From an optimization exercise on the open Yosys and OpenROAD flow, aimed at small area; shortcuts taken in it are not production practice. The RTL was checked by simulation tests, not by an equivalence proof against the original design. Power figures rest on the tool's default switching activity, not on a simulated workload.

--- flow/design.v ---
`timescale 1ns / 1ps
module uart(
    input clk,  
    input rst,  
    input rx,   
    output tx,  
    input transmit,          
    input [7:0] tx_byte,     
    output received,         
    output [7:0] rx_byte,    
    output is_receiving,     
    output is_transmitting,  
    output recv_error        
    );
parameter CLOCK_DIVIDE = 651;  
parameter RX_IDLE = 0;
parameter RX_CHECK_START = 1;
parameter RX_READ_BITS = 2;
parameter RX_CHECK_STOP = 3;
parameter RX_DELAY_RESTART = 4;
parameter RX_ERROR = 5;
parameter RX_RECEIVED = 6;
parameter TX_IDLE = 0;
parameter TX_SENDING = 1;
parameter TX_DELAY_RESTART = 2;
reg [10:0] rx_clk_divider;
reg [10:0] tx_clk_divider;
reg       rx_ff;
reg [2:0] recv_state;
reg [5:0] rx_countdown;
reg [3:0] rx_bits_remaining;
reg [7:0] rx_data;
reg tx_out;
reg [1:0] tx_state;
reg [5:0] tx_countdown;
reg [3:0] tx_bits_remaining;
reg [7:0] tx_data;
assign received = (recv_state == RX_RECEIVED);
assign recv_error = (recv_state == RX_ERROR);
assign is_receiving = (recv_state != RX_IDLE);
assign rx_byte = rx_data;
assign tx = tx_out;
assign is_transmitting = tx_state != TX_IDLE;
always @(posedge clk) begin
  if (rst) begin
    recv_state = RX_IDLE;
    tx_state = TX_IDLE;
    tx_out = 1;
  end
  else begin
    rx_ff <= rx;
  end
  rx_clk_divider = rx_clk_divider - 1'b1;
  if (!rx_clk_divider) begin
    rx_clk_divider = CLOCK_DIVIDE;
    rx_countdown = rx_countdown - 1'b1;
  end
  tx_clk_divider = tx_clk_divider - 1'b1;
  if (!tx_clk_divider) begin
    tx_clk_divider = CLOCK_DIVIDE;
    tx_countdown = tx_countdown - 1'b1;
  end
  case (recv_state)
    RX_IDLE: begin
      if (!rx_ff) begin
        rx_clk_divider = CLOCK_DIVIDE;
        rx_countdown = 8;
        recv_state = RX_CHECK_START;
      end
    end
    RX_CHECK_START: begin
      if (!rx_countdown) begin
        if (!rx_ff) begin
          rx_countdown = 16;
          rx_bits_remaining = 8;
          recv_state = RX_READ_BITS;
        end else begin
          recv_state = RX_ERROR;
        end
      end
    end
    RX_READ_BITS: begin
      if (!rx_countdown) begin
        rx_data = {rx_ff, rx_data[7:1]};
        rx_countdown = 16;
        rx_bits_remaining = rx_bits_remaining - 1'b1;
        recv_state = rx_bits_remaining ? RX_READ_BITS : RX_CHECK_STOP;
      end
    end
    RX_CHECK_STOP: begin
      if (!rx_countdown) begin
        recv_state = rx_ff ? RX_RECEIVED : RX_ERROR;
      end
    end
    RX_DELAY_RESTART: begin
      recv_state = rx_countdown ? RX_DELAY_RESTART : RX_IDLE;
    end
    RX_ERROR: begin
      rx_countdown = 32;
      recv_state = RX_DELAY_RESTART;
    end
    RX_RECEIVED: begin
      recv_state = RX_IDLE;
    end
    default: recv_state = RX_IDLE;
  endcase
  case (tx_state)
    TX_IDLE: begin
      if (transmit) begin
        tx_data = tx_byte;
        tx_clk_divider = CLOCK_DIVIDE;
        tx_countdown = 16;
        tx_out = 0;
        tx_bits_remaining = 8;
        tx_state = TX_SENDING;
      end
    end
    TX_SENDING: begin
      if (!tx_countdown) begin
        if (tx_bits_remaining) begin
          tx_bits_remaining = tx_bits_remaining - 1'b1;
          tx_out = tx_data[0];
          tx_data = {1'b0, tx_data[7:1]};
          tx_countdown = 16;
          tx_state = TX_SENDING;
        end else begin
          tx_out = 1;
          tx_countdown = 32;
          tx_state = TX_DELAY_RESTART;
        end
      end
    end
    TX_DELAY_RESTART: begin
      tx_state = tx_countdown ? TX_DELAY_RESTART : TX_IDLE;
    end
    default: tx_state = TX_IDLE;
  endcase
end
endmodule
`timescale 1ns / 1ps
module lab6(
  input  clk,
  input  reset_n,
  input  [3:0] usr_btn,
  output [3:0] usr_led,
  input  uart_rx,
  output uart_tx
);
localparam [2:0] S_MAIN_INIT = 0,
                 S_MAIN_PROMPT1 = 1, S_MAIN_READ_NUM1 = 2,
                 S_MAIN_PROMPT2=3, S_MAIN_READ_NUM2 =4,
                 S_MAIN_COMPUTE=5,S_MAIN_REPLY=6;
localparam [1:0] S_UART_IDLE = 0, S_UART_WAIT = 1,
                 S_UART_SEND = 2, S_UART_INCR = 3;
localparam INIT_DELAY = 100_000;  
localparam MEM_SIZE=128;
localparam MAIN_PROMPT_STR=0;
localparam SECOND_PROMPT_STR=34;
localparam DIVISION_REPLY=69;
reg [16-1:0] A;
reg [16-1:0] B;
reg [16-1:0] ans;
reg [16-1:0] remainder;
reg [4:0] counter;
reg [16-1:0] div_rem, div_q;
integer i;
wire enter_pressed;
wire print_enable, print_done;
reg [$clog2(MEM_SIZE):0] send_counter;
reg [2:0] P, P_next;
reg [1:0] Q, Q_next;
reg [$clog2(INIT_DELAY):0] init_counter;
reg [7:0] data[0:101];    
wire transmit;
wire received;
wire [7:0] rx_byte;
reg  [7:0] rx_temp;   
wire [7:0] tx_byte;
wire key_input;
wire is_receiving;
wire is_transmitting;
wire recv_error;
reg finish;
wire DIV_finish;
uart #(.CLOCK_DIVIDE(54)) uart(
  .clk(clk),
  .rst(~reset_n),
  .rx(uart_rx),
  .tx(uart_tx),
  .transmit(transmit),
  .tx_byte(tx_byte),
  .received(received),
  .rx_byte(rx_byte),
  .is_receiving(is_receiving),
  .is_transmitting(is_transmitting),
  .recv_error(recv_error)
);
always@(posedge clk)begin
    if(~reset_n)begin
        {data[0],data[1],data[2],data[3],data[4],data[5],data[6],data[7],data[8],data[9],data[10],data[11],data[12],data[13],data[14],data[15],data[16],data[17],
        data[18],data[19],data[20],data[21],data[22],data[23],data[24],data[25],data[26],data[27],data[28],data[29],data[30],data[31],data[32],data[33]}
        <={8'h0D,8'h0A,"Enter the first decimal number:",8'h00};    
    end
    else begin
        {data[34],data[35],data[36],data[37],data[38],data[39],data[40],data[41],data[42],data[43],data[44],data[45],data[46],data[47],data[48],data[49],data[50],data[51],
        data[52],data[53],data[54],data[55],data[56],data[57],data[58],data[59],data[60],data[61],data[62],data[63],data[64],data[65],data[66],data[67],data[68]}
        <={8'h0D,8'h0A,"Enter the second decimal number:",8'h00};  
        {data[69],data[70],data[71],data[72],data[73],data[74],data[75],data[76],data[77],data[78],data[79],data[80],data[81],data[82],
        data[83],data[84],data[85],data[86],data[87],data[88],data[89],data[90],data[91],data[92],data[93],data[94],data[95],data[96],data[97]}
        <={8'h0D,8'h0A,"The integer quotient is: 0x"};
        data[98] <= (ans[15:12] > 4'd9) ? ans[15:12] + 8'd55 : ans[15:12] + 8'd48 ;
        data[99] <= (ans[11:8] > 4'd9) ?  ans[11:8] + 8'd55 : ans[11:8] + 8'd48 ;
        data[100] <= (ans[7:4] > 4'd9) ? ans[7:4] + 8'd55 : ans[7:4] + 8'd48 ;
        data[101] <= (ans[3:0] > 4'd9) ? ans[3:0] + 8'd55 : ans[3:0] + 8'd48 ;     
    end
end
assign usr_led = counter;
assign enter_pressed = (rx_temp == 8'h0D);  
assign key_input=(rx_temp == 8'h30 || rx_temp == 8'h31 || rx_temp == 8'h32 || rx_temp == 8'h33 || rx_temp == 8'h34 || rx_temp == 8'h35 || rx_temp == 8'h36 || rx_temp == 8'h37 || rx_temp == 8'h38 || rx_temp == 8'h39);
assign tx_byte  = key_input ? rx_byte : (send_counter < 102) ? data[send_counter] : 8'h00;
assign print_enable = (P == S_MAIN_PROMPT1 || P == S_MAIN_PROMPT2 || P == S_MAIN_REPLY );
assign print_done = (Q==S_UART_INCR) ? (tx_byte == 8'h00) : ~print_enable;
assign DIV_finish = finish;
assign transmit = (Q_next == S_UART_WAIT || key_input);
always @(posedge clk) begin
  if (~reset_n) P <= S_MAIN_INIT;
  else P <= P_next;
end
always @(*) begin  
  case (P)
    S_MAIN_INIT:  
	   if (init_counter < INIT_DELAY) P_next = S_MAIN_INIT;
		else P_next = S_MAIN_PROMPT1;
    S_MAIN_PROMPT1:  
      if (print_done) P_next = S_MAIN_READ_NUM1;
      else P_next = S_MAIN_PROMPT1;
    S_MAIN_READ_NUM1:  
      if (enter_pressed) P_next = S_MAIN_PROMPT2;
      else P_next = S_MAIN_READ_NUM1;
    S_MAIN_PROMPT2:
      if(print_done) P_next = S_MAIN_READ_NUM2;
      else P_next = S_MAIN_PROMPT2;
    S_MAIN_READ_NUM2:
      if(enter_pressed) P_next = S_MAIN_COMPUTE;
      else P_next = S_MAIN_READ_NUM2;
    S_MAIN_COMPUTE:
        if(DIV_finish) P_next = S_MAIN_REPLY;
        else P_next = S_MAIN_COMPUTE;
    S_MAIN_REPLY:  
      if (print_done) P_next = S_MAIN_INIT;
      else P_next = S_MAIN_REPLY;
    default: P_next = S_MAIN_INIT;
  endcase
end
always @(posedge clk) begin
  if (~reset_n) init_counter <= 0;
  else if (P == S_MAIN_INIT) init_counter <= init_counter + 1'b1;
  else init_counter <= 0;
end
always@(posedge clk)begin
    if(~reset_n)begin
        A[16-1:0] <= 16'b0;
        B[16-1:0] <= 16'b0;
        ans [16-1:0] <= 16'b0;
        remainder [16-1:0] <= 16'b0;
        finish <= 1'b0;
        counter<=16;         
    end
    if(P == S_MAIN_INIT)begin
         A[16-1:0] <= 16'b0;
         B[16-1:0] <= 16'b0;
        ans [16-1:0] <= 16'b0;
        remainder [16-1:0] <= 16'b0;
        finish <= 1'b0; 
        counter<=16;             
    end
    if(P==S_MAIN_READ_NUM1 && key_input)begin
        A<=A*16'd10+({8'd0,rx_temp}-16'd48);
    end
    if(P==S_MAIN_READ_NUM2 && key_input)begin
        B<=B*16'd10+({8'd0,rx_temp}-16'd48);
    end
    if(P==S_MAIN_COMPUTE && !finish)begin
        div_rem = remainder;
        div_q = ans;
        for(i=16; i>0; i=i-1)begin
            div_rem = {div_rem[14:0],A[i-1]};
            if(div_rem >= B)begin
                div_rem = div_rem - B;
                div_q[i-1] = 1'b1;
            end
        end
        remainder <= div_rem;
        ans <= div_q;
        counter <= 0;
        finish <= 1'b1;
    end 
end
always @(posedge clk) begin
  if (~reset_n) Q <= S_UART_IDLE;
  else Q <= Q_next;
end
always @(*) begin  
  case (Q)
    S_UART_IDLE:  
      if (print_enable) Q_next = S_UART_WAIT;
      else Q_next = S_UART_IDLE;
    S_UART_WAIT:  
      if (is_transmitting == 1) Q_next = S_UART_SEND;
      else Q_next = S_UART_WAIT;
    S_UART_SEND:  
      if (is_transmitting == 0) Q_next = S_UART_INCR;  
      else Q_next = S_UART_SEND;
    S_UART_INCR:
      if (tx_byte == 8'h0) Q_next = S_UART_IDLE;  
      else Q_next = S_UART_WAIT;
  endcase
end
always @(posedge clk) begin
  case (P_next)
    S_MAIN_INIT: send_counter <= MAIN_PROMPT_STR;
    S_MAIN_READ_NUM1: send_counter <= SECOND_PROMPT_STR;
    S_MAIN_READ_NUM2: send_counter <= DIVISION_REPLY;
    default: send_counter <= send_counter + (Q_next == S_UART_INCR);
  endcase
end
always @(posedge clk) begin
  rx_temp <= (received)? rx_byte : 8'h0;
end
endmodule
--- flow/run.sh ---
#!/bin/bash
# synth_recipe.tcl (not shown) runs the flow's synth.tcl, then flattens the netlist and writes it again
# the make line also repeats each setting of config.mk as NAME=value (left out here)
make -C /OpenROAD-flow-scripts/flow DESIGN_CONFIG=/design/flow/config.mk WORK_HOME=/design/flow/orfs CLKGATE_MAP_FILE= SYNTH_SCRIPT=/design/flow/synth_recipe.tcl finish
--- flow/config.mk ---
export PLATFORM = sky130hd
export DESIGN_NAME = lab6
export DESIGN_NICKNAME = lab6
export VERILOG_FILES = /design/flow/design.v
export SDC_FILE = /design/flow/constraint.sdc
export NUM_CORES = 8
export LEC_CHECK = 0
export CAP_MARGIN = 20
export CORE_MARGIN = 2
export CORE_UTILIZATION = 40
export SLEW_MARGIN = 20
--- flow/constraint.sdc ---
create_clock -name core_clock -period 35.0 [get_ports {clk}]
set_input_delay 7.0000 -clock core_clock [delete_from_list [all_inputs] [get_ports {clk}]]
set_output_delay 7.0000 -clock core_clock [all_outputs]
set_load 0.01 [all_outputs]
**PDN straps and rails**

Drawn at 1.5 px/µm. Pins as bars on the die edge. Tap cells in grey.
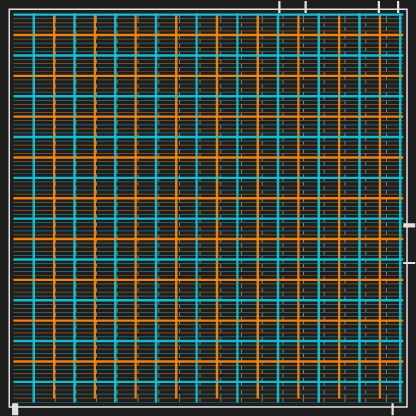
| colour | net |
|---|---|
| cyan | VSS |
| orange | VDD |
rows: 95
signal pins: 12
tap cells: 873
met5 straps: 19
total core area: 67200 µm²
die span in y: 264 µm
Worst IR Drop VDD: 0.0341 mV

==> metrics.md <==
| Metric | Value |
|---|---|
| Top delay family on crit path | compound AO/OA/AOI/OAI gates |
| Number of setup violations in the final report | 0 |
| Maximum capacitance violations | 0 |
| Area added between synthesis and finish | 15.8% |
| Final worst clock skew | 0.0185 ns |
| Share of the yosys chip area belonging to registers | 18.8% |
| Beginning of the critical path | A[15] |
| Post-CTS Hold Buffers | 0 |
| Timing-limited maximum frequency | 30.0 MHz |
| Metal-1 WL | 40600 µm |
| Clock slew seen by the registers of the worst setup and hold paths | 0.09 ns |
| Clock Root Buffer | sky130_fd_sc_hd__clkbuf_16 |
| Total Routing Usage GR | 23.5% |
| Net load switching power | 141 µW |
| Number of buffers on the longest clock path | 2 |
| H-tree depth | 4 |
| Main flop type after synthesis | sky130_fd_sc_hd__edfxtp_1 |
| Final Net Count | 4073 |
| Data required time at the worst endpoint | 35.21 ns |
| Number of flops mapped to enable cells by yosys | 116 |
| Worst rel slew slack | 31.8% |
| Floorplan die area | 69800 µm² |
| Fin crit share | 95.3% |
| Synth async-reset ratio | 0% |
| Rows | 95 |
| TritonCTS clock tree | yes |
| Leakage | 0.0138 µW |
| Delay of the slowest cell on the worst path | 0.57 ns |
| Crit. End Element | flip-flop |
| Buffers and inverters on the worst path | 24 |
| Area of the mapped netlist | 27100 µm² |
| Share of the synthesized area in the top cell type | 16.3% |
| Number of remaining DRC errors | 0 |
| CP max FO | 15 |
| Port buffer count | 3 |
| Hold Slack | 0.460 ns |
| Library cell with the highest instance count after synthesis | sky130_fd_sc_hd__nor2_1 |
| Avg Vias per Cell | 5.80 |
| Tightest Pin Transition | 0.998 ns |
| WL/cell | 18.4 µm |
| Worst hold path type | flip-flop to flip-flop |
| Most frequent cell on the critical path | sky130_fd_sc_hd__buf_4 |
| Antenna-violating nets left | 0 |
| Per-instance average area after synthesis | 7.81 µm² |
| Depth of the worst register-to-register path | 145 |
| Share of total power in the clock network | 41.1% |
| Outcome | complete, no violations |
| Initial standard-cell utilization of the core | 40.3% |
| CP max-delay cell | sky130_fd_sc_hd__or4_1 |
| Number of warnings issued by yosys | 3 |
| Crit path time final | 33.36 ns |
| Total Wirelength | 84100 µm |
| Met2 routed WL | 37700 µm |
| Half-perimeter wire length of the detailed placement result | 64500 µm |
| Hold Path Origin | init_counter[0] |
| Synthesized instance count | 3469 |
| Number of distinct library cells after synthesis | 103 |
| CTS Sinks | 196 |
| Initial detailed-routing violation count | 1977 |
| Post-synthesis cell type with the largest combined area | sky130_fd_sc_hd__ha_1 |
| Internal power of the cells | 387 µW |
| TritonCTS Buffers | 17 |
| Number of cells on the critical path | 145 |
| Combinational cell fraction of total power | 7.9% |
| Placed cell areas | 29900 µm² |
| Synthesis-stage register bit count | 196 |
| Reg-to-reg slack, setup | 1.64 ns |
| Number of pins exceeding their max-slew limit in the final report | 0 |
| Length of the first detailed-routing pass in iterations | 6 |
| Global-route congestion overflow total | 0 |
| Horizontal die dimension | 264 µm |
| Number of cells traversed by the worst hold path | 1 |
| Overall via count from detail_route | 26.6k |
| Launching point of the worst reg2reg path | A[15] |
| Crit Path Category | flip-flop to flip-flop |
| Cell types with the largest area share after synthesis | sky130_fd_sc_hd__ha_1, sky130_fd_sc_hd__edfxtp_1, sky130_fd_sc_hd__dfxtp_1, sky130_fd_sc_hd__xnor2_1, sky130_fd_sc_hd__nor2_1 |
| Worst R2R End | remainder[6] |
| Commonest cells in the netlist | sky130_fd_sc_hd__nor2_1, sky130_fd_sc_hd__ha_1, sky130_fd_sc_hd__nand2_1, sky130_fd_sc_hd__a21oi_1, sky130_fd_sc_hd__o21ai_0 |
| Clock latency (worst-skew pair) | 0.46 ns |
| Data arrival time of the worst path | 33.58 ns |
| CP Launch Type | flip-flop |
| Power density of the placed cells | 16.8 nW/µm² |
| Detailed route wirelength on metal3 | 4210 µm |
| Top layer reached by signal wires | met4 |
| Antenna violations before repair | 1 |
| Placer Congestion | 0.942 |
| Sequential share of power | 51.1% |
| First-pass GRT wire length | 132000 µm |
| Switching Fraction | 26.7% |
| Count of endpoints failing hold in the final timing report | 0 |
| Pin count of the biggest net entering global routing | 55 |
| Ratio of cells with drive above 1 in the final layout | 14.8% |
| Number of global-route vias before repair | 24.5k |
| Worst Hold Endpoint | init_counter[0] |
| Ports placed on the boundary | 12 |
**Placement by cell class**

Drawn at 2 px/µm.
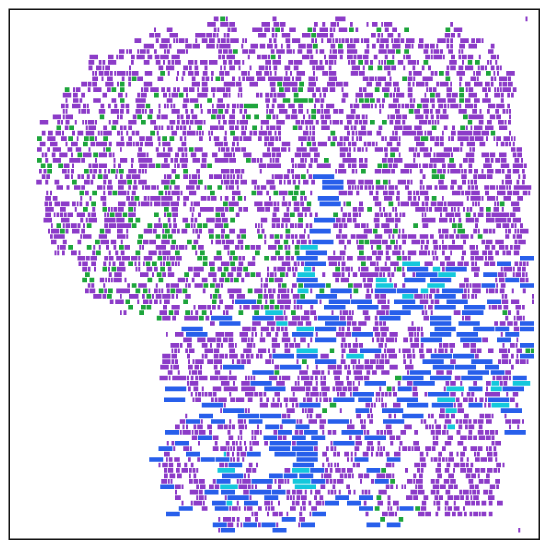
| colour | class | cells | share of their area |
|---|---|---|---|
| blue | flops | 196 | 17% |
| green | other buffers and delay cells | 322 | 8.1% |
| purple | all other logic | 3157 | 73% |
| cyan | clock drivers and dummy loads | 32 | 2.2% |
cell area after layout: 31400 µm²
utilization after layout: 46.7%

through the flow:
stage	total power [µW]	setup WS (ns)	cells	TNS, ns
floorplan	306	0.0234	3472	0
global placement	315	-0.286	4518	-3.00
detailed placement	316	-0.270	4518	-2.82
CTS	532	0.00774	4552	0
global route	550	-0.202	4580	-1.62
finish	527	1.64	4581	0
cells by family (layout without fill, tap and decap cells):
family	after synthesis	in the layout	synth area share, %
mux	63	63	2.56
flops	196	196	18.8
compound gates	1045	1045	25.8
xor+xnor	261	261	8.44
buf+inv	318	553	4.64
fa+ha+maj	372	372	17.7
simple gates	1213	1213	22.0
other cells	1	5	0.0138
placed cells by master, fill, tap and decap left out, drive strengths merged, types with 50 or more instances in the layout:
cell type and n:
nor2b 51, edfxtp 116, xnor2 170, a21oi 239
nor3 106, o21a 76, ha 352, nand2 267
dfxtp 80, nand4 50, nor2 372, buf 320
xor2 91, o21ai 242, nand3 78, nand2b 58
a21o 74, inv 204
worst max path at each step:
stage	to	slack, ns
floorplan	remainder[5]	0.02
global placement	remainder[6]	-0.29
detailed placement	remainder[6]	-0.27
CTS	remainder[5]	0.008
global route	remainder[6]	-0.20
finish	remainder[6]	1.64
state kept, by name (all words and copies together) (netlist names), 2 cells and up:
name	count
uart.rx_bits_remaining	4
Q	2
uart.tx_countdown	6
uart.tx_state	2
uart.rx_clk_divider	11
ans	16
A	16
B	16
uart.rx_data	8
remainder	15
uart.recv_state	3
data	28
uart.tx_clk_divider	11
uart.tx_bits_remaining	4
P	3
uart.rx_countdown	6
uart.tx_data	8
send_counter	8
init_counter	18
rx_temp	8
layout make-up:
class                      instances  area [µm²]
tap                              873        1090
inverter                         199         751
sequential                       196        5080
multi-input combinational       2958       21300
clock inverter                    15         226
antenna                            1        2.50
fill                            6619       35800
clock buffer                      17         425
timing repair buffer             322        2460
per-layer routing:
| metal | GRT usage, % | up-vias |
|---|---|---|
| met5 | 0 | - |
| met4 | 5.56 | 0 |
| met3 | 1.60 | 90 |
| met2 | 38.1 | 626 |
| met1 | 33.8 | 12500 |
| li1 | - | 13300 |
power by group through the flow:
stage          Sequential (µW)  Clock, µW  Combinational (µW)
6_report                   269        216                41.4
5_1_grt                    272        230                47.9
4_1_cts                    269        221                41.7
3_5_place_dp               275          0                41.5
3_3_place_gp               274          0                40.6
2_1_floorplan              268          0                37.8
repair_timing:
action / CTS / global route
buffers inserted: 2 / 28
setup endpoints to repair: 16 / 17
pin swaps: 1 / 38
resized for setup: 8 / 126

separate check: timing with driven ports:
Ports are ideal in the flow. The routed layout listed here was re-timed in OpenROAD.
Step 1, drivers: a clkbuf_16 drives clk and a buf_2 each remaining input, both assumed.
Step 2 times the ports against the registers' clock, not the clock port: input delays grow and output delays shrink by t, the midpoint of the rising clock arrivals with the driver on.
Slacks: ideal ports / drivers / drivers and shift; pairs: ideal ports / drivers.
shift t [ns]: 0.522
setup WS [ns]: 1.636 / 1.636 / 1.636
worst hold slack (ns): 0.460 / 0.460 / 0.460
worst setup path at the end: register to register
After both steps setup and hold are still met in this run. The setup slack of this run moves by 0.000 ns with the drivers and by 0.000 ns with both steps.
